What follows belongs to an exercise in optimizing a design on an open flow for small area; a production flow would make more cautious choices. RTL that was checked went through simulation tests only; none was proved equivalent to the original. Not every run is shown, and edits may drop behaviour that the tests do not exercise. The RTL of runs 2 to 4 was laid out without a check of its function.

run_1/layers.png
Scale bar: 50 microns. Two of the layers only.
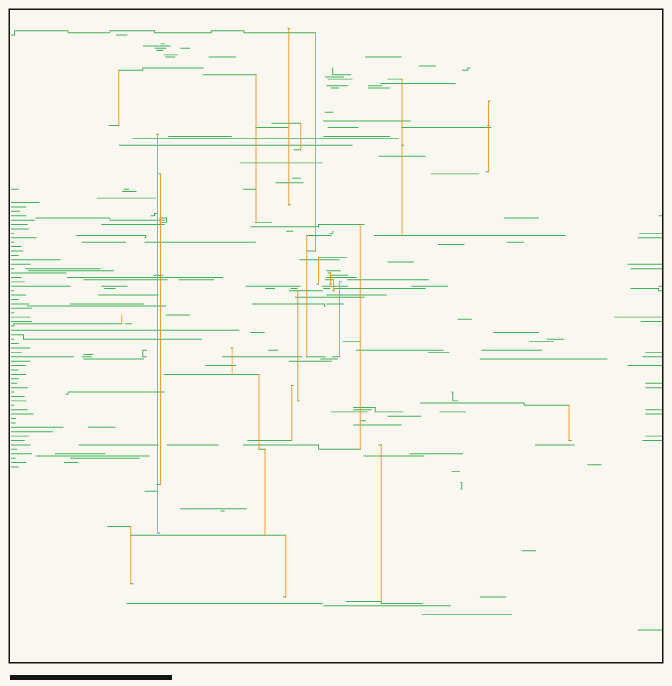
run_1/gates.png
Scale bar: 50 microns.
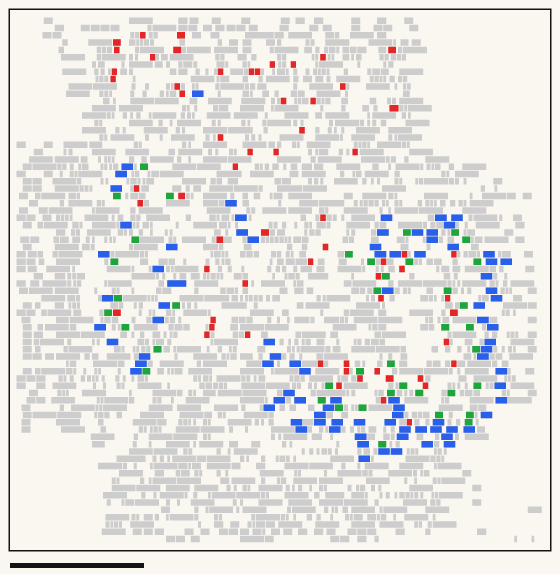
run_1/m4.png
Supply wires on this layer in grey.
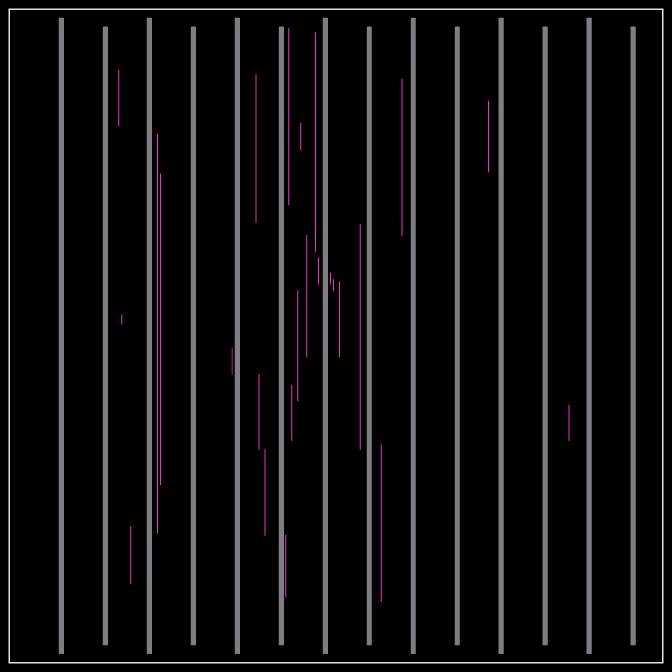
**flow/design.v**
```verilog
module HostInterface
  (
   input wire ifclk,
   input wire resetb,
   input wire fx2_hics_b,
   input [2:0] fx2_flags,
   output reg fx2_sloe_b,
   output reg fx2_slrd_b,
   output reg fx2_slwr_b,
   output reg fx2_slcs_b,
   output reg fx2_pktend_b,
   output reg [1:0] fx2_fifo_addr,
   input [15:0] fx2_fd_in,
   output [15:0] fx2_fd_out,
   output fx2_fd_oe,
   output     [15:0] di_term_addr,
   output reg [31:0] di_reg_addr,
   output reg [31:0] di_len,
   output reg        di_read_mode,
   output reg        di_read_req,
   output reg        di_read,
   input wire        di_read_rdy,
   input      [15:0] di_reg_datao,
   output reg        di_write,
   input wire        di_write_rdy,
   output reg        di_write_mode,
   output reg [15:0] di_reg_datai,
   input [15:0]      di_transfer_status
   );
   wire [31:0] transfer_len;
   reg [2:0] flags;
   wire  empty_b     = flags[0];
   wire  full_b      = flags[1];
   reg  cmd_start;
   reg [15:0] fd_in, fd_out;
   reg [15:0] cmd_buf[0:7];
   assign fx2_fd_out = fd_out;
   assign fx2_fd_oe = fx2_sloe_b;
   always @(posedge ifclk or negedge resetb) begin
      if(!resetb) begin
         flags <= 0;
         fd_in <= 0;
         cmd_start <= 1;
	 fx2_slcs_b <= 0;
      end else begin
         flags <= fx2_flags;
         fd_in <= fx2_fd_in;
         cmd_start <= fx2_hics_b;
      end
   end
   parameter [1:0] WRITE_EP = 0;
   parameter [1:0] READ_EP  = 2;
   parameter 
     IDLE          = 0,
     RCV_CMD       = 1,
     PROCESS_CMD   = 2,
     SEND_ACK      = 3;
   reg [1:0] state;
   reg [31:0] tcount;
   wire [31:0] next_tcount = tcount + 1;
   parameter [15:0] READ_CMD = 16'hC301;
   parameter [15:0] WRITE_CMD= 16'hC302;
   wire [15:0] cmd     = cmd_buf[0];
   assign di_term_addr     = cmd_buf[1];
   reg [15:0] checksum, status;
   reg [1:0]  wait_count;
   wire       read_ok_from_fx2_fifo = !fx2_slrd_b && empty_b;
   always @(posedge ifclk or negedge resetb) begin
      if(!resetb) begin
         state            <= IDLE;
         di_read_mode     <= 0;
         di_write_mode    <= 0;
         di_write         <= 0;
         di_read          <= 0;
         di_read_req      <= 0;
         tcount           <= 0;
         di_reg_datai     <= 0;
	 di_len           <= 0;
	 di_reg_addr      <= 0;
         fx2_sloe_b       <= 0;  
         fx2_slrd_b       <= 1;  
         fx2_slwr_b       <= 1;  
         fx2_pktend_b     <= 1;  
         fx2_fifo_addr    <= 2'b11;
         fd_out           <= 0;
         checksum         <= 0;
         status           <= 0;
	 cmd_buf[0] <= 0;
	 cmd_buf[1] <= 0;
	 cmd_buf[2] <= 0;
	 cmd_buf[3] <= 0;
	 cmd_buf[4] <= 0;
	 cmd_buf[5] <= 0;
	 wait_count <= 0;
      end else begin
         di_read_mode     <= ((state == PROCESS_CMD) || (state == SEND_ACK)) && (cmd == READ_CMD);
         di_write_mode    <= ((state == PROCESS_CMD) || (state == SEND_ACK)) && (cmd == WRITE_CMD);
         status           <= di_transfer_status;
         if(cmd_start) begin
            state         <= RCV_CMD;
            tcount        <= 0;
            fx2_sloe_b    <= 0; 
            fx2_slrd_b    <= !(empty_b && fx2_slrd_b);  
            fx2_slwr_b    <= 1;  
            fx2_pktend_b  <= 1;  
            fx2_fifo_addr <= WRITE_EP;
            tcount        <= 0;
            checksum      <= 0;
            di_read_mode  <= 0;
            di_write_mode <= 0;
            di_write      <= 0;
            di_read       <= 0;
            di_read_req   <= 0;
            di_reg_datai  <= 0;
	    di_len        <= 0;
	    di_reg_addr   <= 0;
            fd_out        <= 0;
            status        <= 0;
	    cmd_buf[0]    <= 0;
	    cmd_buf[1]    <= 0;
	    cmd_buf[2]    <= 0;
	    cmd_buf[3]    <= 0;
	    cmd_buf[4]    <= 0;
	    cmd_buf[5]    <= 0;
         end else begin
            case(state)
              IDLE: begin
                 fx2_sloe_b    <= 0;  
                 fx2_slrd_b    <= 1;  
		 wait_count    <= 0;
                 fx2_slwr_b    <= 1;  
                 fx2_pktend_b  <= 1;  
                 fx2_fifo_addr <= WRITE_EP;
                 tcount        <= 0;
                 checksum      <= 0;
              end
              RCV_CMD: begin
		 wait_count <= 0;
                 if(fx2_slrd_b) begin
                    if(empty_b) begin
                       fx2_slrd_b <= 0;          
                    end
                 end else begin
                    fx2_slrd_b <= 1;  
                 end
                 if(read_ok_from_fx2_fifo) begin
		    if(tcount[2:0] < 6)  
                      cmd_buf[tcount[2:0]] <= fd_in;  
                    tcount <= next_tcount;       
                 end else begin
                    if(tcount[3:0] >= 8) begin
                       state  <= PROCESS_CMD;
                       tcount <= 0;
                       di_reg_addr  <= { cmd_buf[3], cmd_buf[2] };
                       di_len       <= { cmd_buf[5], cmd_buf[4] } >> 1;
                    end
                 end
              end
              SEND_ACK: begin  
                 fx2_fifo_addr <= READ_EP;
                 if(fx2_sloe_b==0) begin
                    fx2_sloe_b      <= 1;  
                 end else if(fx2_slwr_b) begin
                    if (full_b) begin
                        fx2_slwr_b      <= 0;  
                        tcount          <= tcount + 1;
                        case(tcount)
                          0: fd_out          <= 16'hA50F;
                          1: fd_out          <= checksum;
                          2: fd_out          <= status;
                          default:fd_out     <= di_reg_datao;
                        endcase
                    end
                 end else begin
                    fx2_slwr_b      <= 1;
                    if(tcount >= 4) begin
                       state           <= IDLE;
                       fx2_pktend_b <= 0;  
                    end
                 end
              end
              PROCESS_CMD: begin
                 case(cmd)
                    READ_CMD: begin
                       fx2_sloe_b     <= 1;      
                       fx2_fifo_addr  <= READ_EP;
                       fx2_slwr_b     <= !di_read;                       
                       if(di_read) begin
                          fd_out      <= di_reg_datao;
                          checksum    <= checksum + di_reg_datao; 
                       end
                       if(!di_read_mode) begin  
                          di_read_req <= 1;
                       end else if(tcount >= di_len) begin  
                          di_read              <= 0;
                          di_read_req          <= 0;
                          if (!fx2_slwr_b && full_b) begin  
                             if (|tcount[7:0]) begin  
				fx2_pktend_b <= 0;  
			     end else begin
				tcount <= 0;
				state  <= SEND_ACK;  
			     end
                          end else if(!fx2_pktend_b) begin
			     fx2_pktend_b <= 1;
                             tcount <= 0;
			     state  <= SEND_ACK;
			  end
                       end else begin
                          if(full_b && di_read_rdy && !di_read) begin
                             di_read           <= 1;
                             tcount            <= next_tcount;
                             di_reg_addr       <= di_reg_addr + 1;
                             di_read_req       <= (next_tcount < di_len);
                          end else begin
                             di_read_req       <= 0;
                             di_read           <= 0;
                          end
                       end
                    end
                   WRITE_CMD: begin
                      if(!di_write_mode) begin
                         fx2_fifo_addr          <= WRITE_EP;
                         fx2_sloe_b          <= 0;  
                      end else if(tcount >= di_len) begin  
                         fx2_slrd_b         <= 1;
                         di_write           <= 0;
                         if(di_write_rdy) begin 
                            tcount <= 0;
                            state <= SEND_ACK;
                         end
                      end else begin
                         fx2_fifo_addr <= WRITE_EP;
			 if(wait_count >= 2) begin
                            if(empty_b && di_write_rdy) begin
                               fx2_slrd_b <= 0;        
			       wait_count <= 0;
                            end
                         end else begin
                            fx2_slrd_b <= 1;  
			    wait_count <= wait_count + 1;
                         end
			 if(read_ok_from_fx2_fifo) begin 
                            di_write     <= 1;
                            di_reg_datai <= fd_in;    
                            checksum     <= checksum + fd_in;  
                            tcount       <= next_tcount;  
			    if(tcount != 0) begin
			       di_reg_addr <= di_reg_addr + 1;
			    end
			 end else begin
			    di_write     <= 0;
			 end
                      end
                   end
                   default: begin
                      state <= IDLE;
                   end
                 endcase
              end
            endcase
         end
      end
   end
endmodule
```
**flow/run.sh**
```bash
#!/bin/bash
# synth_recipe.tcl (not shown) runs the flow's synth.tcl, then flattens the netlist and writes it again
# the make line also repeats each setting of config.mk as NAME=value (left out here)
make -C /OpenROAD-flow-scripts/flow DESIGN_CONFIG=/design/flow/config.mk WORK_HOME=/design/flow/orfs CLKGATE_MAP_FILE= SYNTH_SCRIPT=/design/flow/synth_recipe.tcl finish
```
**flow/config.mk**
```make
export PLATFORM = sky130hd
export DESIGN_NAME = HostInterface
export DESIGN_NICKNAME = HostInterface
export VERILOG_FILES = /design/flow/design.v
export SDC_FILE = /design/flow/constraint.sdc
export NUM_CORES = 4
export LEC_CHECK = 0
export CAP_MARGIN = 20
export CORE_MARGIN = 2
export CORE_UTILIZATION = 40
export SLEW_MARGIN = 20
```
**flow/constraint.sdc**
```tcl
create_clock -name core_clock -period 10.0 [get_ports {ifclk}]
set_input_delay 2.0000 -clock core_clock [delete_from_list [all_inputs] [get_ports {ifclk}]]
set_output_delay 2.0000 -clock core_clock [all_outputs]
set_load 0.01 [all_outputs]
```
==> Flow_metrics.wiki, run 1 <==
{| class="wikitable"
! Metric !! Value
|-
| Leading cell type by number of instances after synthesis || sky130_fd_sc_hd__nand2_1
|-
| Global-route wire length before repair || around 75,000 microns
|-
| Main combinational cell family by area after synthesis || simple AND/OR/NAND/NOR gates
|-
| Biggest fanout along the worst timing path || 15
|-
| Detailed Place HPWL || 32,900 microns
|-
| Post CTS Setup Buffer Count || 0
|-
| Run status || finished clean
|-
| Syn Area/Cell || 8.95 sq um
|-
| Cells on worst reg2reg path || 17
|-
| Met2 wire length || 22,500 microns
|-
| First-pass detailed-route iteration total || 5
|-
| Die W || ~200 microns
|-
| Share of the synthesized area in compound gates (AO/OA/AOI/OAI) || 0.195
|-
| Cell breakdown of the critical path || nor4bb_1 > nand4_1 > nor2_1 > buf_4 > nand2_1 > nand2_1 > ha_1 > inv_1 > fa_1 > nor2b_1 > o21ai_0 > a21boi_0 > o211ai_1 > a21oi_1 > nor2_1 > o311ai_0 > a22o_1
|-
| Post-route DRC || 0
|-
| Met3 wire length || 2840 microns
|-
| Highest metal layer with signal wires || met5
|-
| Crit path required time || 10,460 ps
|-
| Path length in cells of the critical path || 17
|-
| Largest net degree at the start of global routing || about 170
|-
| Largest cell class by area || multi-input combinational cells
|-
| Number of nets with antenna violations after routing || 0
|-
| Share of the clock period used by the worst path || 0.472
|-
| Buffers excl. clock || just under 200
|-
| Final-report setup violation count || 0
|-
| Worst Path Class, Setup || reg -> reg
|-
| Worst Path Arrival || around 5200 ps
|-
| Met3 demand-to-capacity share in global routing || 0.0364
|-
| Vias/cell || around 5.5
|-
| Number of H-tree levels || 2
|-
| Leading area contributor after synthesis || sky130_fd_sc_hd__dfrtp_1
|-
| Post-Place Setup Slack || a little under 5000 ps
|-
| Total Die Area || between 40,000 and 50,000 sq um
|-
| Capturing point of the worst reg2reg path || checksum[14]
|-
| Pins over their slew limit || 0
|-
| Average routed wire per standard cell || about 20 microns
|-
| Count of flip-flops with a built-in enable after synthesis || 0
|-
| Met1 global-route usage || 0.327
|-
| Worst R2R Start || cmd_buf[0][6]
|-
| Area after DPL || 17,800 sq um
|-
| List of most frequent post-synthesis cells || 306 x sky130_fd_sc_hd__nand2_1, 282 x sky130_fd_sc_hd__dfrtp_1, 257 x sky130_fd_sc_hd__o21ai_0
|-
| Largest register FFs || between 90 and 100
|-
| Worst Hold Depth || 2
|-
| Vert. Die Dim || slightly above 200 microns
|-
| Worst Hold Launch || cmd_buf[2][15]
|-
| Fraction of the yosys area taken by sequential cells || 0.464
|-
| N_taps || 518
|-
| Total routing usage reported by global routing || 0.234
|-
| Cell at the slowest stage of the critical path || sky130_fd_sc_hd__nor2_1
|-
| Number of warning messages in the yosys log || 2
|}
-- layers.png (at the start) --
[green] M3 | wire length: 2,840 microns
[orange] M4 | wire length: 834 microns

-- gates.png (at the start) --
[green] xor and xnor cells | cells: 40
[red] and/or cells | cells: 63
[blue] fa/ha/maj cells | cells: 88

-- m4.png (at the start) --
share of all routed wire: 1.8%
nets with wire on the layer: 19
main direction: vertical
wire length on this layer: 834 microns
longest straight run: 123 microns
Total Routed Length: 47,700 microns
total via count in the routed design: 13,400

run_1/routed.png
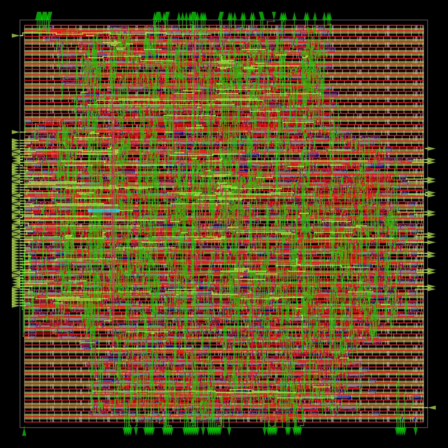

==> run 2: a larger rewrite; changed files in full <==
removed: flow/run.sh
==> flow/design.v <==
module HostInterface
  (
   input wire ifclk,
   input wire resetb,
   input wire fx2_hics_b,
   input [2:0] fx2_flags,
   output reg fx2_sloe_b,
   output reg fx2_slrd_b,
   output reg fx2_slwr_b,
   output fx2_slcs_b,
   output reg fx2_pktend_b,
   output [1:0] fx2_fifo_addr,
   input [15:0] fx2_fd_in,
   output [15:0] fx2_fd_out,
   output fx2_fd_oe,
   output reg [15:0] di_term_addr,
   output [31:0] di_reg_addr,
   output [31:0] di_len,
   output di_read_mode,
   output reg        di_read_req,
   output reg        di_read,
   input wire        di_read_rdy,
   input      [15:0] di_reg_datao,
   output reg        di_write,
   input wire        di_write_rdy,
   output di_write_mode,
   output [15:0] di_reg_datai,
   input [15:0]      di_transfer_status
   );
   localparam [1:0] RCV_CMD = 2'd0, IDLE = 2'd1, PROCESS_CMD = 2'd2, SEND_ACK = 2'd3;
   reg        empty_b, full_b, cmd_start;
   reg [15:0] fd_in;           
   reg [15:0] fd_out;
   reg [1:0]  state;
   reg        is_rd, is_wr;    
   reg        mode;            
   reg        fa1, fa0;        
   reg [31:0] addr;            
   reg [30:0] len;             
   reg [30:0] rem;             
   reg [3:0]  cnt;             
   reg [15:0] checksum;        
   wire hide = (state == RCV_CMD);
   assign di_reg_addr   = hide ? 32'd0 : addr;
   assign di_len        = hide ? 32'd0 : {1'b0, len};
   assign fx2_slcs_b    = 1'b0;
   assign fx2_fifo_addr = {fa1, fa0};
   assign fx2_fd_out    = fd_out;
   assign fx2_fd_oe     = fx2_sloe_b;
   assign di_reg_datai  = fd_in;
   assign di_read_mode  = mode & is_rd;
   assign di_write_mode = mode & is_wr;
   wire read_ok  = !fx2_slrd_b && empty_b;
   wire [31:0] addr_inc;
   wire [32:0] addr_c;
   wire [30:0] rem_dec;
   wire [31:0] rem_b;
   wire [15:0] csum;
   wire [16:0] csum_c;
   reg  [15:0] sum_in;
   assign addr_c[0] = 1'b1;
   assign rem_b[0]  = 1'b1;
   assign csum_c[0] = 1'b0;
   genvar gi;
   generate
      for (gi = 0; gi < 32; gi = gi + 1) begin : g_inc
         assign addr_inc[gi]  = addr[gi] ^ addr_c[gi];
         assign addr_c[gi+1]  = addr[gi] & addr_c[gi];
      end
      for (gi = 0; gi < 31; gi = gi + 1) begin : g_dec
         assign rem_dec[gi]  = rem[gi] ^ rem_b[gi];
         assign rem_b[gi+1]  = ~rem[gi] & rem_b[gi];
      end
      for (gi = 0; gi < 16; gi = gi + 1) begin : g_add
         assign csum[gi]     = checksum[gi] ^ sum_in[gi] ^ csum_c[gi];
         assign csum_c[gi+1] = (checksum[gi] & sum_in[gi]) | (csum_c[gi] & (checksum[gi] ^ sum_in[gi]));
      end
   endgenerate
   wire rem_zero = (rem == 31'd0);
   wire rem_one  = (rem == 31'd1);
   reg        n_sloe_b, n_slrd_b, n_slwr_b, n_pktend_b, n_fa1;
   reg [1:0]  n_state;
   reg        n_mode, n_read_req, n_read, n_write;
   reg [15:0] n_fd_out, n_checksum, n_term;
   reg [31:0] n_addr;
   reg [30:0] n_len, n_rem;
   reg [3:0]  n_cnt;
   reg        n_is_rd, n_is_wr;
   always @* begin
      n_sloe_b   = fx2_sloe_b;
      n_slrd_b   = fx2_slrd_b;
      n_slwr_b   = fx2_slwr_b;
      n_pktend_b = fx2_pktend_b;
      n_fa1      = fa1;
      n_state    = state;
      n_mode     = (state == PROCESS_CMD) || (state == SEND_ACK);
      n_read_req = di_read_req;
      n_read     = di_read;
      n_write    = di_write;
      n_fd_out   = fd_out;
      n_checksum = checksum;
      n_term     = di_term_addr;
      n_addr     = addr;
      n_len      = len;
      n_rem      = rem;
      n_cnt      = cnt;
      n_is_rd    = is_rd;
      n_is_wr    = is_wr;
      sum_in     = is_rd ? di_reg_datao : fd_in;
      if (cmd_start) begin
         n_state    = RCV_CMD;
         n_cnt      = 0;
         n_sloe_b   = 0;
         n_slrd_b   = !(empty_b && fx2_slrd_b);
         n_slwr_b   = 1;
         n_pktend_b = 1;
         n_fa1      = 0;
         n_checksum = 0;
         n_mode     = 0;
         n_write    = 0;
         n_read     = 0;
         n_read_req = 0;
         n_fd_out   = 0;
         n_term     = 0;
      end else begin
         case (state)
           IDLE: begin
              n_sloe_b   = 0;
              n_slrd_b   = 1;
              n_slwr_b   = 1;
              n_pktend_b = 1;
              n_fa1      = 0;
              n_cnt      = 0;
              n_checksum = 0;
           end
           RCV_CMD: begin
              n_slrd_b = !(fx2_slrd_b && empty_b);
              if (read_ok) begin
                 case (cnt[2:0])
                   3'd0: begin
                      n_is_rd = (fd_in == 16'hC301);
                      n_is_wr = (fd_in == 16'hC302);
                   end
                   3'd1: n_term = fd_in;
                   3'd2: n_addr[15:0] = fd_in;
                   3'd3: n_addr[31:16] = fd_in;
                   3'd4: begin
                      n_len[14:0] = fd_in[15:1];
                      n_rem[14:0] = fd_in[15:1];
                   end
                   3'd5: begin
                      n_len[30:15] = fd_in;
                      n_rem[30:15] = fd_in;
                   end
                   default: ;
                 endcase
                 n_cnt = cnt + 1;
              end else if (cnt[3]) begin
                 n_state = PROCESS_CMD;
                 n_cnt   = 0;
              end
           end
           SEND_ACK: begin
              n_fa1 = 1;
              if (cnt[2] | cnt[1])
                n_checksum = di_transfer_status;
              if (!fx2_sloe_b) begin
                 n_sloe_b = 1;
              end else if (fx2_slwr_b) begin
                 if (full_b) begin
                    n_slwr_b = 0;
                    n_cnt    = cnt + 1;
                    case (cnt[1:0])
                      2'd0: n_fd_out = 16'hA50F;
                      2'd3: n_fd_out = di_reg_datao;
                      default: n_fd_out = checksum;
                    endcase
                 end
              end else begin
                 n_slwr_b = 1;
                 if (cnt[2]) begin
                    n_state    = IDLE;
                    n_pktend_b = 0;
                 end
              end
           end
           PROCESS_CMD: begin
              if (is_rd) begin
                 n_sloe_b = 1;
                 n_fa1    = 1;
                 n_slwr_b = !di_read;
                 if (di_read) begin
                    n_fd_out   = di_reg_datao;
                    n_checksum = csum;
                 end
                 if (!mode) begin
                    n_read_req = 1;
                 end else if (rem_zero) begin
                    n_read     = 0;
                    n_read_req = 0;
                    if (!fx2_slwr_b && full_b) begin
                       if (|len[7:0])
                         n_pktend_b = 0;
                       else
                         n_state = SEND_ACK;
                    end else if (!fx2_pktend_b) begin
                       n_pktend_b = 1;
                       n_state    = SEND_ACK;
                    end
                 end else begin
                    if (full_b && di_read_rdy && !di_read) begin
                       n_read     = 1;
                       n_rem      = rem_dec;
                       n_addr     = addr_inc;
                       n_read_req = !rem_one;
                    end else begin
                       n_read_req = 0;
                       n_read     = 0;
                    end
                 end
              end else if (is_wr) begin
                 if (!mode) begin
                    n_fa1    = 0;
                    n_sloe_b = 0;
                 end else if (rem_zero) begin
                    n_slrd_b = 1;
                    n_write  = 0;
                    if (di_write_rdy) begin
                       n_cnt   = 0;
                       n_state = SEND_ACK;
                    end
                 end else begin
                    n_fa1 = 0;
                    if (cnt[1]) begin
                       if (empty_b && di_write_rdy) begin
                          n_slrd_b   = 0;
                          n_cnt[1:0] = 0;
                       end
                    end else begin
                       n_slrd_b   = 1;
                       n_cnt[1:0] = cnt[1:0] + 1;
                    end
                    if (read_ok) begin
                       n_write    = 1;
                       n_checksum = csum;
                       n_rem      = rem_dec;
                       n_cnt[2]   = 1;
                       if (cnt[2])
                         n_addr = addr_inc;
                    end else begin
                       n_write = 0;
                    end
                 end
              end else begin
                 n_state = IDLE;
              end
           end
         endcase
      end
   end
   always @(posedge ifclk or negedge resetb) begin
      if (!resetb) begin
         empty_b      <= 0;
         cmd_start    <= 1;
         state        <= RCV_CMD;
         fx2_sloe_b   <= 0;
         fx2_slrd_b   <= 1;
         fx2_slwr_b   <= 1;
         fx2_pktend_b <= 1;
         fa1          <= 1;
         fa0          <= 1;
         mode         <= 0;
         di_read_req  <= 0;
         di_read      <= 0;
         di_write     <= 0;
         di_term_addr <= 0;
      end else begin
         empty_b      <= fx2_flags[0];
         cmd_start    <= fx2_hics_b;
         state        <= n_state;
         fx2_sloe_b   <= n_sloe_b;
         fx2_slrd_b   <= n_slrd_b;
         fx2_slwr_b   <= n_slwr_b;
         fx2_pktend_b <= n_pktend_b;
         fa1          <= n_fa1;
         fa0          <= 0;
         mode         <= n_mode;
         di_read_req  <= n_read_req;
         di_read      <= n_read;
         di_write     <= n_write;
         di_term_addr <= n_term;
      end
   end
   always @(posedge ifclk) begin
      full_b   <= fx2_flags[1];
      if (!n_slrd_b)
        fd_in  <= fx2_fd_in;
      fd_out   <= n_fd_out;
      checksum <= n_checksum;
      addr     <= n_addr;
      len      <= n_len;
      rem      <= n_rem;
      cnt      <= n_cnt;
      is_rd    <= n_is_rd;
      is_wr    <= n_is_wr;
   end
endmodule
==> flow/flow/run.sh <==
#!/bin/bash
# Standard synthesis, then the standard layout with small port buffers and
# power (size) recovery on non-critical gates.
set -euo pipefail
bash standard.sh synth > synth.log 2>&1
export BUFFER_PORTS_ARGS="-buffer_cell sky130_fd_sc_hd__buf_1"
export RECOVER_POWER=100
bash standard.sh finish > layout.log 2>&1
==> flow/standard.sh <==
#!/bin/bash
# synth_recipe.tcl (not shown) runs the flow's synth.tcl, then flattens the netlist and writes it again
# the make line also repeats each setting of config.mk as NAME=value (left out here)
make -C /OpenROAD-flow-scripts/flow DESIGN_CONFIG=/design/flow/config.mk WORK_HOME=/design/flow/orfs CLKGATE_MAP_FILE= SYNTH_SCRIPT=/design/flow/synth_recipe.tcl "${@:-finish}"
==> flow/config.mk <==
export PLATFORM = sky130hd
export DESIGN_NAME = HostInterface
export DESIGN_NICKNAME = HostInterface
export VERILOG_FILES = /design/flow/design.v
export SDC_FILE = /design/flow/constraint.sdc
export NUM_CORES = 4
export LEC_CHECK = 0
export CAP_MARGIN = 20
export CORE_MARGIN = 2
export CORE_UTILIZATION = 40
export CTS_BUF_LIST = sky130_fd_sc_hd__clkbuf_4 sky130_fd_sc_hd__clkbuf_8
export SLEW_MARGIN = 20
run_2/routed.png
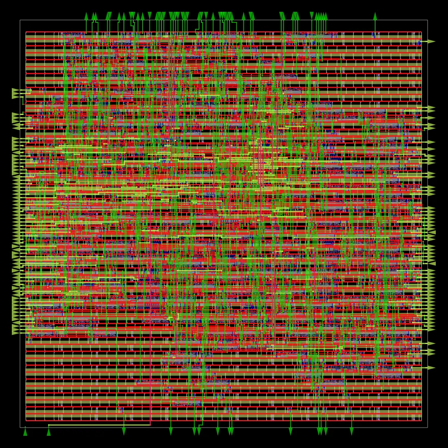
wire length on met1: 12,100 microns
total routing usage reported by global routing: 0.211
highest metal layer with signal wires: met4

run_2/congestion_map.png
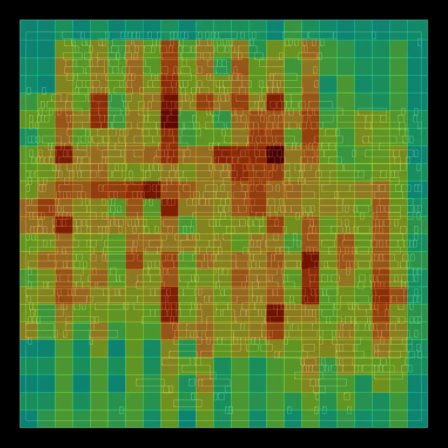
met3 demand-to-capacity share in global routing: 0.0644
GR Layer Usage met2: 0.322
highest-utilization routing layer at the global route stage: met2
met1 global-route usage: 0.288

run_2/layers.png
Scale bar: 50 microns. Two of the layers only.
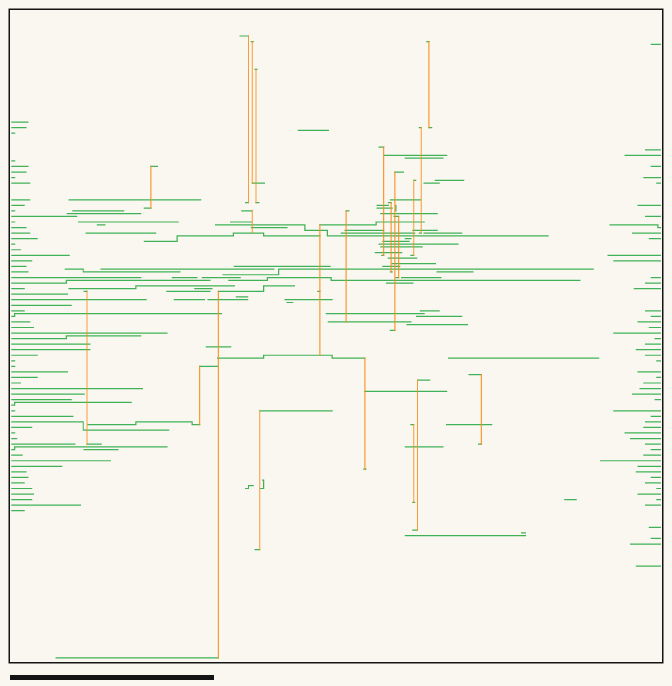
[orange] M4 | wire length: 621 microns
[green] M3 | wire length: 2,240 microns

run_2/gates.png
Scale bar: 50 microns.
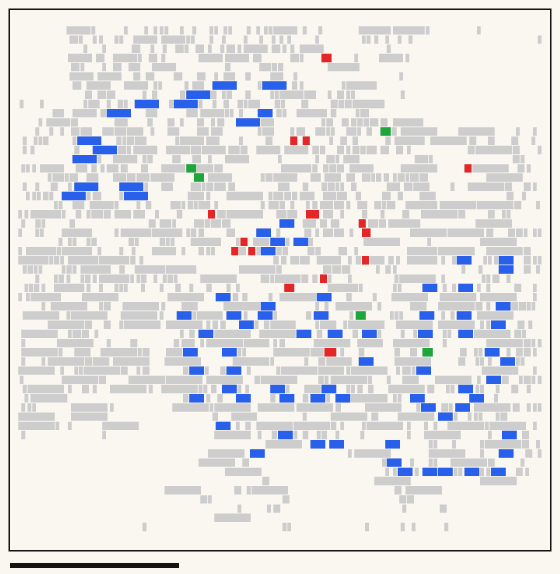
[green] xor and xnor cells | cells: 5
[red] and/or cells | cells: 15 | where: centre
[blue] fa/ha/maj cells | cells: 80
multi-input logic portion of the cell area: 0.398
most common cell after layout, fill and taps aside: sky130_fd_sc_hd__buf_1

==> run 2 against run 1 <==
Net effect: now fails the layout checks on capacitance limit, slew limit; cell count down 41%; critical path depth up 3; core utilization shrank 2.8 points; setup slack lost 3500 ps; fmax down 43%; count of clock-buffer cells in the layout shrank 31; area after synthesis fell by 38%; register-to-register slack got worse by 3500 ps; non-clock buffer count shrank 4; wire length shrank 43%.
==> Flow_metrics.wiki, run 2 <==
{| class="wikitable"
! Metric !! Value
|-
| Layout check failures || capacitance limit, slew limit
|-
| Area after DPL || 10,700 sq um (-40%)
|-
| Die W || 160 microns (-21%)
|-
| Number of H-tree levels || 4 (+2)
|-
| Buffers excl. clock || 194 (-2.0%)
|-
| Capturing point of the worst reg2reg path || checksum[14]
|-
| Post-layout instance area || between 10,000 and 15,000 sq um
|-
| Total Die Area || 25,500 sq um (-37%)
|-
| Crit path required time || 10,320 ps (-140 ps)
|-
| Post-route DRC || 0 (unchanged)
|-
| Number of nets with antenna violations after routing || 0 (unchanged)
|-
| Worst Hold Depth || 2 (unchanged)
|-
| Worst Path Class, Setup || reg -> reg
|-
| Largest net degree at the start of global routing || 73 (-58%)
|-
| Family of cells with the greatest summed delay on the critical path || adder cells
|-
| Total via count in the routed design || 7,438 (-44%)
|-
| Largest cell class by area || flip-flops and latches
|-
| N_taps || 319 (-38%)
|-
| Leading cell type by number of instances after synthesis || sky130_fd_sc_hd__nand2_1
|-
| Cell breakdown of the critical path || clkbuf_1 > mux2i_1 > fa_1 > fa_1 > fa_1 > fa_1 > fa_1 > fa_1 > fa_1 > fa_1 > fa_1 > fa_1 > fa_1 > fa_1 > fa_1 > inv_1 > fa_1 > mux2_2 > nand2_1 > mux2i_1
|-
| Worst Hold Launch || fa1
|-
| Post-Place Setup Slack || 1430 ps (-3530 ps)
|-
| Met2 wire length || 12,000 microns (-47%)
|-
| Share of the synthesized area in compound gates (AO/OA/AOI/OAI) || 0.105 (-0.0892)
|-
| Cells on worst reg2reg path || 20 (+3)
|-
| Leading area contributor after synthesis || sky130_fd_sc_hd__edfxtp_1
|-
| Worst Path Arrival || 8580 ps (+3390 ps)
|-
| Count of flip-flops with a built-in enable after synthesis || 112 (+112)
|-
| Final-report setup violation count || 0 (unchanged)
|-
| Worst R2R Start || is_rd
|-
| Gpl congestion || 0.898
|-
| Syn Area/Cell || 10.5 sq um (+17%)
|-
| Number of warning messages in the yosys log || 1 (-1)
|-
| Path length in cells of the critical path || 20 (+3)
|-
| Hold buffer count at CTS || 0
|-
| Vert. Die Dim || 160 microns (-21%)
|-
| Global-route wire length before repair || 41,300 microns (-45%)
|-
| First-pass detailed-route iteration total || 6 (+1)
|-
| Vias/cell || 5.25 (-5.3%)
|-
| Average routed wire per standard cell || 19.0 microns (-3.6%)
|-
| Count of maximum capacitance violations || 9
|-
| Main combinational cell family by area after synthesis || simple AND/OR/NAND/NOR gates
|-
| Pins over their slew limit || 374 (+374)
|-
| Largest registers || addr x32, len x31, rem x31
|-
| Reg area || 4860 sq um
|-
| Total Routed Length || 27,000 microns (-43%)
|-
| Fraction of the yosys area taken by sequential cells || 0.501 (+0.0375)
|-
| List of most frequent post-synthesis cells || 156 x sky130_fd_sc_hd__nand2_1, 112 x sky130_fd_sc_hd__edfxtp_1, 73 x sky130_fd_sc_hd__a21oi_1
|-
| Detailed Place HPWL || 18,200 microns (-45%)
|-
| Share of the clock period used by the worst path || 0.826 (+0.353)
|-
| Met3 wire length || 2240 microns (-21%)
|-
| Cell types with the largest area share after synthesis || sky130_fd_sc_hd__edfxtp_1 35%, sky130_fd_sc_hd__ha_1 8.5%, sky130_fd_sc_hd__dfxtp_1 7.6%
|-
| Largest register FFs || 32 (-66%)
|-
| Post CTS Setup Buffer Count || 0 (unchanged)
|-
| Run status || failed layout checks
|-
| Biggest fanout along the worst timing path || 29 (+14)
|-
| Last element of the critical path || checksum[14]
|}
run_2/m4.png
Supply wires on this layer in grey.
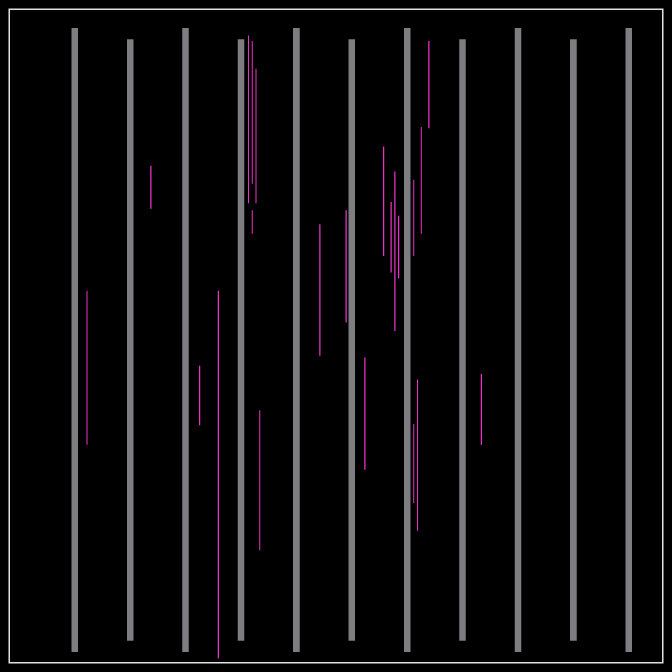

==> inputs of run 3 (changes only) <==
--- a/flow/flow/run.sh
+++ b/flow/flow/run.sh
@@ -5,4 +5,3 @@
 bash standard.sh synth > synth.log 2>&1
 export BUFFER_PORTS_ARGS="-buffer_cell sky130_fd_sc_hd__buf_1"
-export RECOVER_POWER=100
 bash standard.sh finish > layout.log 2>&1
run_3/m4.png
Supply wires on this layer in grey.
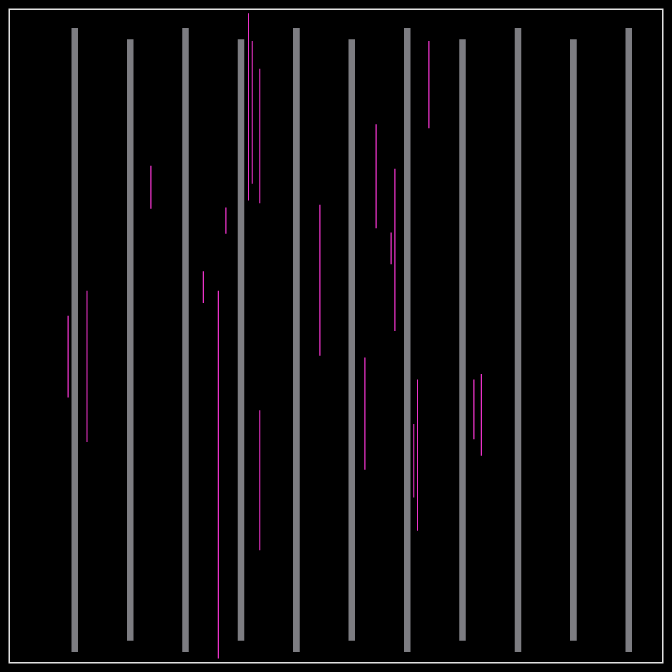
Total Routed Length: 27,000 microns
total via count in the routed design: 7,459

run_3/gates.png
Scale bar: 50 microns.
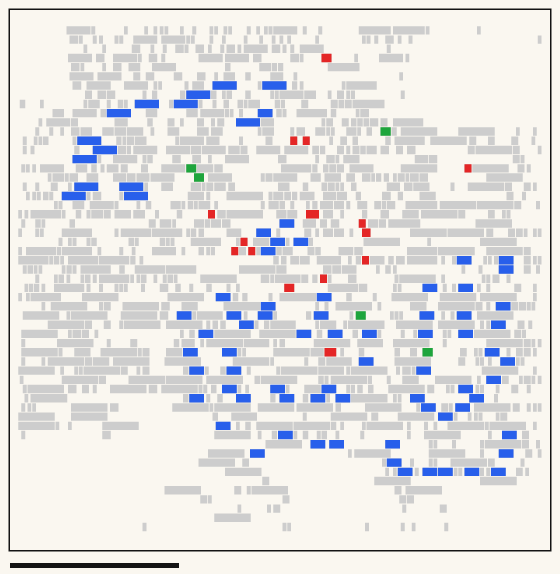
[red] and/or cells | cells: 15 | where: centre
[blue] fa/ha/maj cells | cells: 80
[green] xor and xnor cells | cells: 5

run_3/m1.png
Scale bar: 50 microns. Supply wires on this layer in grey.
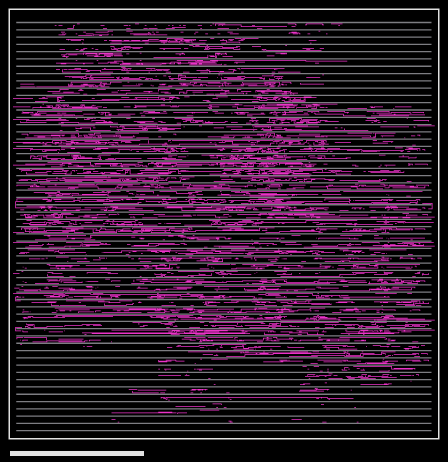
main direction: horizontal
longest straight run: 65.3 microns
share of all routed wire: 45%

run_3/layers.png
Scale bar: 50 microns. Two of the layers only.
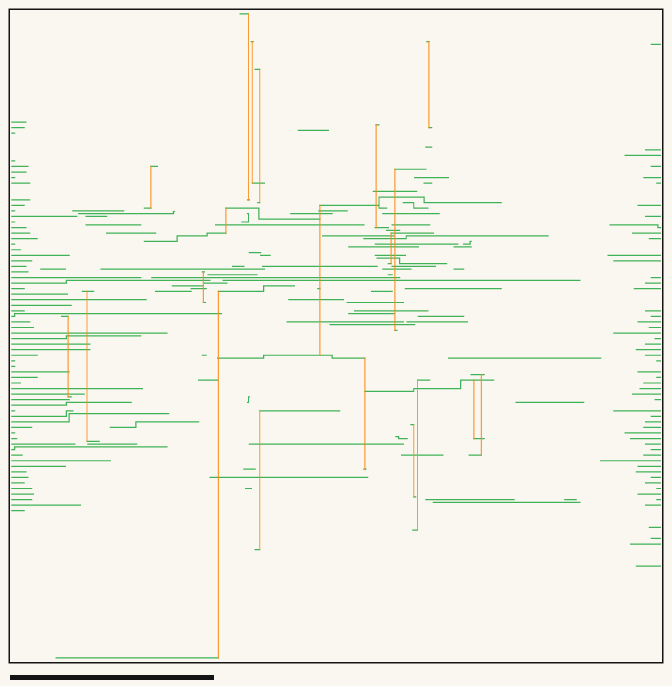
[orange] M4 | wire length: 562 microns
[green] M3 | wire length: 2,320 microns

==> run 3 against run 2 <==
Net effect: synthesized cell count unchanged; global-route usage unchanged; core utilization up 0.39 points; highest routed layer unchanged; wire length about the same; register-to-register slack better by 930 ps; die area unchanged; non-clock buffer count unchanged; fmax up 2.2%; now clean on timing, DRC and antenna; sequential share of layout area down 0.37 points; clock skew up 0.62 ps.
==> Flow_metrics.wiki, run 3 <==
{| class="wikitable"
! Metric !! Value
|-
| Post-Place Setup Slack || 1430 ps (unchanged)
|-
| Area after DPL || 10,700 sq um (unchanged)
|-
| Gpl congestion || 0.898 (unchanged)
|-
| Met2 wire length || 12,100 microns (+0.42%)
|-
| Worst R2R Start || fd_in[0]
|-
| N_taps || 319 (unchanged)
|-
| Largest registers || addr x32, len x31, rem x31
|-
| Worst Hold Launch || fa1
|-
| Number of warning messages in the yosys log || 1 (unchanged)
|-
| Last element of the critical path || checksum[14]
|-
| Highest metal layer with signal wires || met4
|-
| Count of flip-flops with a built-in enable after synthesis || 112 (unchanged)
|-
| Leading area contributor after synthesis || sky130_fd_sc_hd__edfxtp_1
|-
| Fraction of the yosys area taken by sequential cells || 0.501 (unchanged)
|-
| Syn Area/Cell || 10.5 sq um (unchanged)
|-
| Biggest fanout along the worst timing path || 2 (-93%)
|-
| Most common cell after layout, fill and taps aside || sky130_fd_sc_hd__buf_1
|-
| Main combinational cell family by area after synthesis || simple AND/OR/NAND/NOR gates
|-
| GR Layer Usage met2 || 0.322 (unchanged)
|-
| Met3 demand-to-capacity share in global routing || 0.0644 (unchanged)
|-
| Total Die Area || 25,500 sq um (unchanged)
|-
| Worst Path Arrival || 8400 ps (-180 ps)
|-
| Wire length on met1 || 12,000 microns (-0.37%)
|-
| Number of H-tree levels || 4 (unchanged)
|-
| Worst Path Class, Setup || in -> reg
|-
| Count of maximum capacitance violations || 0 (-9)
|-
| Multi-input logic portion of the cell area || 0.397 (-0.000570)
|-
| Capturing point of the worst reg2reg path || checksum[14]
|-
| Cells on worst reg2reg path || 21 (+5.0%)
|-
| Detailed Place HPWL || 18,200 microns (unchanged)
|-
| List of most frequent post-synthesis cells || 156 x sky130_fd_sc_hd__nand2_1, 112 x sky130_fd_sc_hd__edfxtp_1, 73 x sky130_fd_sc_hd__a21oi_1
|-
| Highest-utilization routing layer at the global route stage || met2
|-
| Average routed wire per standard cell || 19.0 microns (about the same)
|-
| Final-report setup violation count || 0 (unchanged)
|-
| Share of the clock period used by the worst path || 0.808 (-0.0175)
|-
| Path length in cells of the critical path || 22 (+10%)
|-
| First-pass detailed-route iteration total || 5 (-1)
|-
| Buffers excl. clock || 194 (unchanged)
|-
| Cell types with the largest area share after synthesis || sky130_fd_sc_hd__edfxtp_1 35%, sky130_fd_sc_hd__ha_1 8.5%, sky130_fd_sc_hd__dfxtp_1 7.6%
|-
| Post-layout instance area || 11,000 sq um (+0.83%)
|-
| Crit path required time || 10,320 ps (about the same)
|-
| Reg area || 4860 sq um (unchanged)
|-
| Largest register FFs || 32 (unchanged)
|-
| Vert. Die Dim || 160 microns (unchanged)
|-
| Largest cell class by area || flip-flops and latches
|-
| Worst Hold Depth || 2 (unchanged)
|-
| Post-route DRC || 0 (unchanged)
|-
| Vias/cell || 5.26 (+0.28%)
|-
| Post CTS Setup Buffer Count || 0 (unchanged)
|-
| Hold buffer count at CTS || 0 (unchanged)
|-
| Total routing usage reported by global routing || 0.211 (unchanged)
|-
| Run status || finished clean
|}
run_3/congestion_map.png
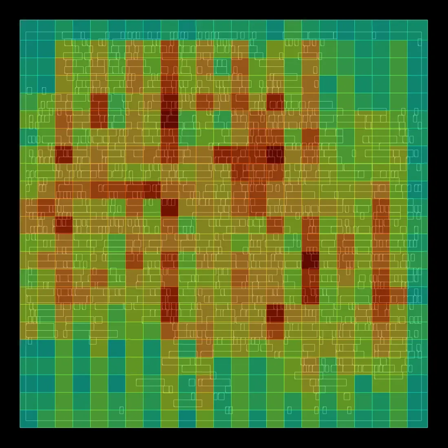

==> inputs of run 4 (changes only) <==
==> flow/run.sh (new file) <==
#!/bin/bash
# synth_recipe.tcl (not shown) runs the flow's synth.tcl, then flattens the netlist and writes it again
# the make line also repeats each setting of config.mk as NAME=value (left out here)
make -C /OpenROAD-flow-scripts/flow DESIGN_CONFIG=/design/flow/config.mk WORK_HOME=/design/flow/orfs CLKGATE_MAP_FILE= SYNTH_SCRIPT=/design/flow/synth_recipe.tcl finish
--- a/flow/config.mk
+++ b/flow/config.mk
@@ -9,4 +9,3 @@
 export CORE_MARGIN = 2
 export CORE_UTILIZATION = 40
-export CTS_BUF_LIST = sky130_fd_sc_hd__clkbuf_4 sky130_fd_sc_hd__clkbuf_8
 export SLEW_MARGIN = 20
removed: flow/flow/run.sh
removed: flow/standard.sh
run_4/congestion_map.png
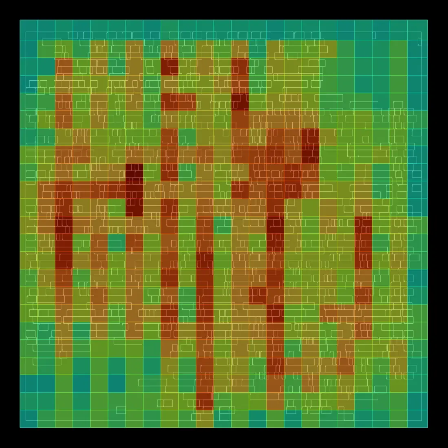
met3 demand-to-capacity share in global routing: 0.0584
average routed wire per standard cell: 19.4 microns

run_4/m4.png
Supply wires on this layer in grey.
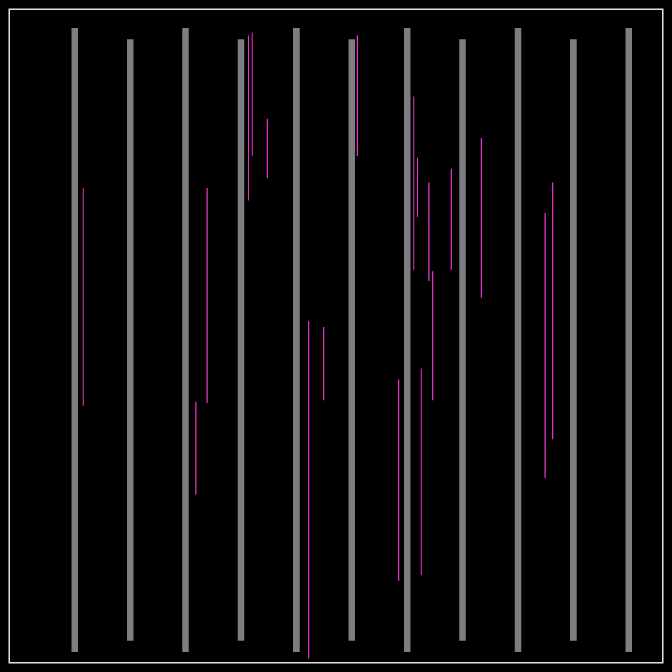
Total Routed Length: 27,500 microns
total via count in the routed design: 7,463

==> run 4 against run 3 <==
Net effect: critical path depth unchanged; via count about the same; still clean; count of clock-buffer cells in the layout decreased by 1.
==> Flow_metrics.wiki, run 4 <==
{| class="wikitable"
! Metric !! Value
|-
| Worst R2R Start || is_rd
|-
| Antenna violations before repair || 1
|-
| Post-route DRC || 0 (unchanged)
|-
| Gpl congestion || 0.864 (-3.8%)
|-
| Share of the clock period used by the worst path || 0.853 (+0.0446)
|-
| List of most frequent post-synthesis cells || 156 x sky130_fd_sc_hd__nand2_1, 112 x sky130_fd_sc_hd__edfxtp_1, 73 x sky130_fd_sc_hd__a21oi_1
|-
| Post CTS Setup Buffer Count || 0 (unchanged)
|-
| Final critical delay including setup and external delays || about 8500 ps
|-
| Synth Instances || 926
|-
| Count of maximum capacitance violations || 0 (unchanged)
|-
| Crit path required time || 10,280 ps (-40 ps)
|-
| Post-layout instance area || 12,300 sq um (+12%)
|-
| Last element of the critical path || checksum[14]
|-
| Non-clk buf share || 0.155
|-
| N_taps || 319 (unchanged)
|-
| Count of flip-flops with a built-in enable after synthesis || 112 (unchanged)
|-
| Vias/cell || 5.26 (about the same)
|-
| Fraction of the yosys area taken by sequential cells || 0.501 (unchanged)
|-
| Capturing point of the worst reg2reg path || checksum[14]
|-
| Run status || finished clean
|-
| Worst Hold Launch || fa1
|-
| Insertion delay of the later-clocked pin in the worst-skew pair || about 440 ps
|-
| Highest-utilization routing layer at the global route stage || met2
|-
| Arithmetic-cell share of the synthesized area counting full adders, half adders and majority gates || 0.114
|-
| Worst Hold Depth || 2 (unchanged)
|-
| First-pass detailed-route iteration total || 4 (-1)
|-
| Detailed Place HPWL || 18,900 microns (+3.6%)
|-
| Total Die Area || 25,500 sq um (unchanged)
|-
| Die W || ~160 microns
|-
| Final-report setup violation count || 0 (unchanged)
|-
| Reg area || 4860 sq um (unchanged)
|-
| Final net count || ~1,200
|-
| Highest metal layer with signal wires || met4
|-
| Vert. Die Dim || 160 microns (unchanged)
|-
| Syn Area/Cell || 10.5 sq um (unchanged)
|-
| Main combinational cell family by area after synthesis || simple AND/OR/NAND/NOR gates
|-
| Relative area of clock buffers and inverters in the final design || 0.0464
|-
| Path length in cells of the critical path || 22 (unchanged)
|-
| Leading area contributor after synthesis || sky130_fd_sc_hd__edfxtp_1
|-
| Critical path launch point || di_reg_datao[0]
|-
| Cells on worst reg2reg path || 21 (unchanged)
|-
| Worst Path Arrival || 8800 ps (+400 ps)
|-
| Non-clock inverter count || 57
|-
| Largest registers || addr x32, len x31, rem x31
|-
| Largest net degree at the start of global routing || 87
|-
| Slew headroom || 0.279
|-
| Area after DPL || 11,800 sq um (+11%)
|-
| Biggest fanout along the worst timing path || 2 (unchanged)
|-
| Post-Place Setup Slack || 1020 ps (-404 ps)
|-
| Top library cells by usage in the layout, fill and taps aside || 177 x sky130_fd_sc_hd__clkdlybuf4s50_1, 156 x sky130_fd_sc_hd__nand2_1, 112 x sky130_fd_sc_hd__edfxtp_1
|-
| Cell types with the largest area share after synthesis || sky130_fd_sc_hd__edfxtp_1 35%, sky130_fd_sc_hd__ha_1 8.5%, sky130_fd_sc_hd__dfxtp_1 7.6%
|-
| Hold buffer count at CTS || 0 (unchanged)
|-
| Worst Path Class, Setup || in -> reg
|-
| GR Layer Usage met2 || 0.324 (+0.00256)
|-
| Largest register FFs || 32 (unchanged)
|-
| Portion of netlist area occupied by mux cells || 0.0378
|-
| Buffers excl. clock || 196 (+1.0%)
|-
| Largest cell class by area || flip-flops and latches
|-
| Number of H-tree levels || 4 (unchanged)
|-
| Total clock sinks || approximately 180
|-
| Number of warning messages in the yosys log || 1 (unchanged)
|-
| Post-synthesis share of cell area spent on and, or, nand and nor gates || 0.186
|}
run_4/gates.png
Scale bar: 50 microns.
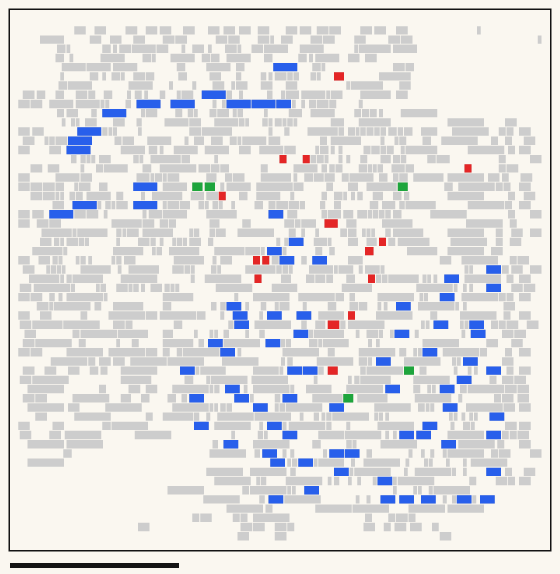
[green] xor and xnor cells | cells: 5
[blue] fa/ha/maj cells | cells: 80 | where: spread over the die
[red] and/or cells | cells: 15 | where: centre
multi-input logic portion of the cell area: 0.355
most common cell after layout, fill and taps aside: sky130_fd_sc_hd__clkdlybuf4s50_1
filler-free cell count of the finished design: 1,420

run_4/routed.png
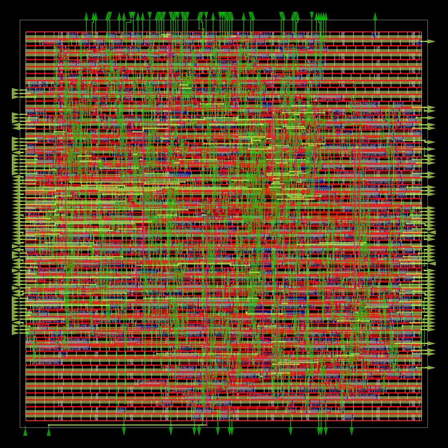
met2 wire length: 12,100 microns
met3 wire length: 2210 microns
wire length on met1: 12,500 microns
total routing usage reported by global routing: 0.218

run_4/m1.png
Scale bar: 50 microns. Supply wires on this layer in grey.
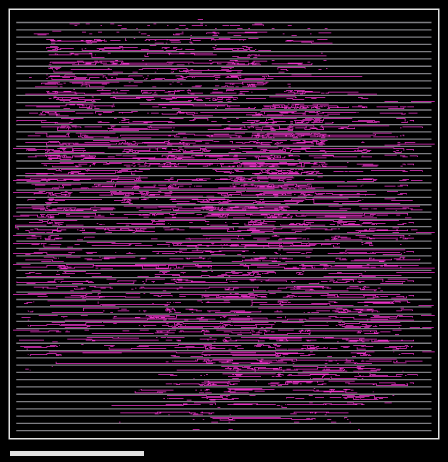

==> inputs of run 5 (changes only) <==
--- a/flow/design.v
+++ b/flow/design.v
@@ -52,29 +52,4 @@
    assign di_write_mode = mode & is_wr;
    wire read_ok  = !fx2_slrd_b && empty_b;
-   wire [31:0] addr_inc;
-   wire [32:0] addr_c;
-   wire [30:0] rem_dec;
-   wire [31:0] rem_b;
-   wire [15:0] csum;
-   wire [16:0] csum_c;
-   reg  [15:0] sum_in;
-   assign addr_c[0] = 1'b1;
-   assign rem_b[0]  = 1'b1;
-   assign csum_c[0] = 1'b0;
-   genvar gi;
-   generate
-      for (gi = 0; gi < 32; gi = gi + 1) begin : g_inc
-         assign addr_inc[gi]  = addr[gi] ^ addr_c[gi];
-         assign addr_c[gi+1]  = addr[gi] & addr_c[gi];
-      end
-      for (gi = 0; gi < 31; gi = gi + 1) begin : g_dec
-         assign rem_dec[gi]  = rem[gi] ^ rem_b[gi];
-         assign rem_b[gi+1]  = ~rem[gi] & rem_b[gi];
-      end
-      for (gi = 0; gi < 16; gi = gi + 1) begin : g_add
-         assign csum[gi]     = checksum[gi] ^ sum_in[gi] ^ csum_c[gi];
-         assign csum_c[gi+1] = (checksum[gi] & sum_in[gi]) | (csum_c[gi] & (checksum[gi] ^ sum_in[gi]));
-      end
-   endgenerate
    wire rem_zero = (rem == 31'd0);
    wire rem_one  = (rem == 31'd1);
@@ -87,4 +62,5 @@
    reg [3:0]  n_cnt;
    reg        n_is_rd, n_is_wr;
+   reg [15:0] sum_in;
    always @* begin
       n_sloe_b   = fx2_sloe_b;
@@ -192,5 +168,5 @@
                  if (di_read) begin
                     n_fd_out   = di_reg_datao;
-                    n_checksum = csum;
+                    n_checksum = checksum + sum_in;
                  end
                  if (!mode) begin
@@ -211,6 +187,6 @@
                     if (full_b && di_read_rdy && !di_read) begin
                        n_read     = 1;
-                       n_rem      = rem_dec;
-                       n_addr     = addr_inc;
+                       n_rem      = rem - 1;
+                       n_addr     = addr + 1;
                        n_read_req = !rem_one;
                     end else begin
@@ -243,9 +219,9 @@
                     if (read_ok) begin
                        n_write    = 1;
-                       n_checksum = csum;
-                       n_rem      = rem_dec;
+                       n_checksum = checksum + sum_in;
+                       n_rem      = rem - 1;
                        n_cnt[2]   = 1;
                        if (cnt[2])
-                         n_addr = addr_inc;
+                         n_addr = addr + 1;
                     end else begin
                        n_write = 0;
run_5/m1.png
Scale bar: 50 microns. Supply wires on this layer in grey.
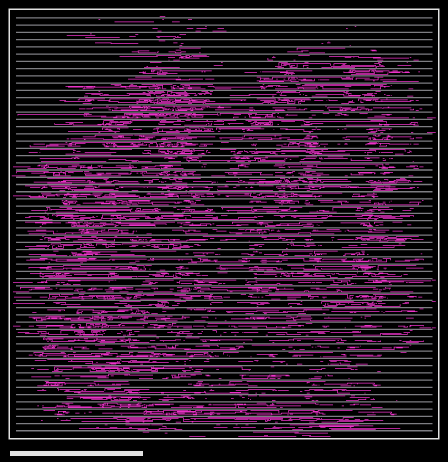
longest straight run: 43.7 microns
nets with wire on the layer: 1,129
main direction: horizontal
wire length on this layer: 13,000 microns

run_5/congestion_map.png
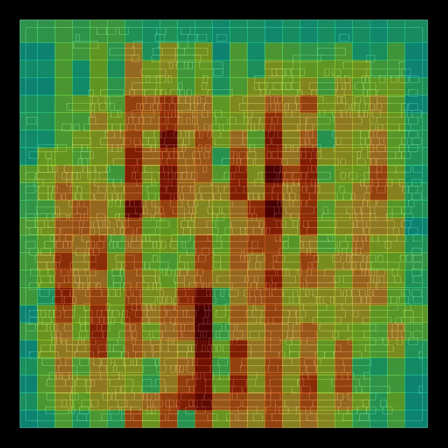
total routing usage reported by global routing: 0.238
met3 demand-to-capacity share in global routing: 0.0382

run_5/m4.png
Supply wires on this layer in grey.
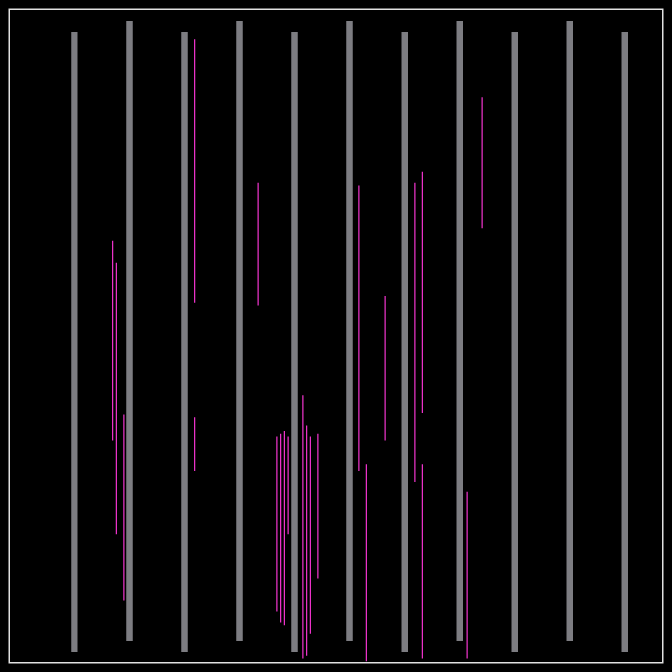
main direction: vertical
wire length on this layer: 1,040 microns
nets with wire on the layer: 20
share of all routed wire: 3.4%

run_5/gates.png
Scale bar: 50 microns.
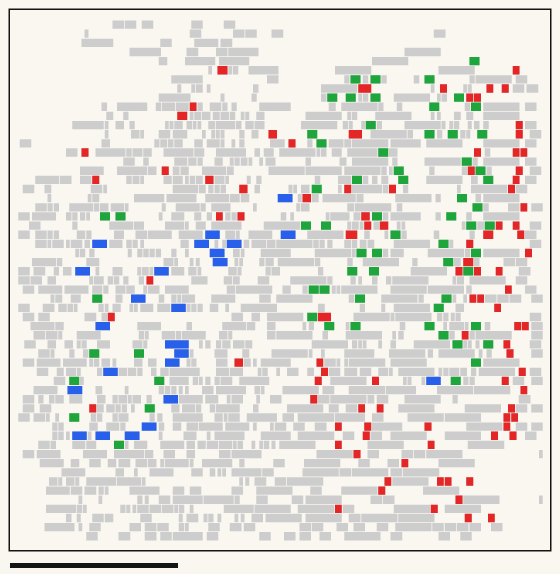
[red] and/or cells | cells: 95
[green] xor and xnor cells | cells: 66
[blue] fa/ha/maj cells | cells: 24

==> run 5 against run 4 <==
Net effect: first-iteration DRC count grew 16%; synthesized cell count grew 8.1%; cell count is 5.4% higher; critical path type unchanged; cell area increased by 1.6%.
==> Flow_metrics.wiki, run 5 <==
{| class="wikitable"
! Metric !! Value
|-
| Arithmetic-cell share of the synthesized area counting full adders, half adders and majority gates || 0.0313 (-0.0827)
|-
| Leading area contributor after synthesis || sky130_fd_sc_hd__edfxtp_1
|-
| Buffers excl. clock || 194 (-1.0%)
|-
| Slew headroom || 0.359 (+0.0798)
|-
| Cell types with the largest area share after synthesis || sky130_fd_sc_hd__edfxtp_1 34%, sky130_fd_sc_hd__dfxtp_1 7.5%, sky130_fd_sc_hd__a21oi_1 6.8%
|-
| Count of flip-flops with a built-in enable after synthesis || 112 (unchanged)
|-
| Relative area of clock buffers and inverters in the final design || 0.0483 (+0.00194)
|-
| Hold buffer count at CTS || 0 (unchanged)
|-
| Highest metal layer with signal wires || met4
|-
| Filler-free cell count of the finished design || 1,497 (+5.4%)
|-
| Total via count in the routed design || 8,264 (+11%)
|-
| Run status || finished clean
|-
| Worst Path Arrival || 4970 ps (-3830 ps)
|-
| Portion of netlist area occupied by mux cells || 0.0280 (-0.00979)
|-
| Initial DRC Count || between 600 and 700
|-
| Gpl congestion || 0.935 (+8.2%)
|-
| Total clock sinks || 179 (unchanged)
|-
| Highest-utilization routing layer at the global route stage || met2
|-
| Count of input and output buffers || 177
|-
| Crit path required time || 10,340 ps (+60 ps)
|-
| Worst Hold Depth || 2 (unchanged)
|-
| N_taps || 324 (+1.6%)
|-
| Final critical delay including setup and external delays || 4640 ps (-3890 ps)
|-
| Number of H-tree levels || 4 (unchanged)
|-
| Met3 wire length || 1670 microns (-24%)
|-
| Share of the clock period used by the worst path || 0.464 (-0.389)
|-
| Detailed Place HPWL || 21,300 microns (+13%)
|-
| Largest cell class by area || flip-flops and latches
|-
| List of most frequent post-synthesis cells || 133 x sky130_fd_sc_hd__a21oi_1, 112 x sky130_fd_sc_hd__edfxtp_1, 100 x sky130_fd_sc_hd__nand2_1
|-
| Area after DPL || 11,900 sq um (+1.4%)
|-
| Most common cell after layout, fill and taps aside || sky130_fd_sc_hd__clkdlybuf4s50_1
|-
| Non-clock inverter count || 20 (-65%)
|-
| Synth Instances || 1,001 (+8.1%)
|-
| Final-report setup violation count || 0 (unchanged)
|-
| Worst Hold Launch || checksum[0]
|-
| GR Layer Usage met2 || 0.400 (+0.0754)
|-
| Largest net degree at the start of global routing || 85 (-2.3%)
|-
| Non-clk buf share || 0.151 (-0.00370)
|-
| Average routed wire per standard cell || 20.5 microns (+5.6%)
|-
| Post CTS Setup Buffer Count || 0 (unchanged)
|-
| Biggest fanout along the worst timing path || 3 (+1)
|-
| Main combinational cell family by area after synthesis || simple AND/OR/NAND/NOR gates
|-
| Capturing point of the worst reg2reg path || checksum[10]
|-
| Die W || 161 microns (+0.64%)
|-
| Post-synthesis share of cell area spent on and, or, nand and nor gates || 0.196 (+0.0103)
|-
| Last element of the critical path || checksum[10]
|-
| Vert. Die Dim || 161 microns (+0.64%)
|-
| Count of maximum capacitance violations || 0 (unchanged)
|-
| Syn Area/Cell || 9.82 sq um (-6.3%)
|-
| First-pass detailed-route iteration total || 5 (+1)
|-
| Total Routed Length || 30,600 microns (+11%)
|-
| Post-route DRC || 0 (unchanged)
|-
| Top library cells by usage in the layout, fill and taps aside || 177 x sky130_fd_sc_hd__clkdlybuf4s50_1, 133 x sky130_fd_sc_hd__a21oi_1, 112 x sky130_fd_sc_hd__edfxtp_1
|-
| Critical path launch point || di_reg_datao[0]
|-
| Worst R2R Start || is_rd
|-
| Reg area || 4860 sq um (unchanged)
|-
| Cells on worst reg2reg path || 10 (-52%)
|}

-- re-timing with driven ports --
The results above use ideal ports. As a check the final layouts listed here were re-extracted and re-timed, cells and wires unchanged. Step 1 sets driving cells, clkbuf_16 on the clock port and buf_2 on the other inputs (assumed; they add their load-dependent delay and slew). Step 2 adds t to the input delays and takes it off the output delays; t is the mean of the earliest and latest rising clock arrival at the registers after step 1. Input paths then give back, and output paths get back, about the clock's delay inside the block. Slacks: no drivers / after step 1 / after step 2; pairs: no drivers / after step 1.
run	t, ns	setup slack, ns	worst register clock-pin slew, ns
run 1	0.574	5.277 / 5.277 / 4.918	0.06 / 0.06
run 2	0.516	1.744 / 1.744 / 1.416	0.11 / 0.11
run 3	0.516	1.919 / 1.932 / 1.417	0.11 / 0.11
run 4	0.475	1.473 / 1.494 / 1.019	0.08 / 0.08
run 5	0.482	5.362 / 5.387 / 4.905	0.08 / 0.08
For run 3, which loses most, drivers alone change the setup slack by +0.013 ns; drivers and shift together by -0.502 ns.
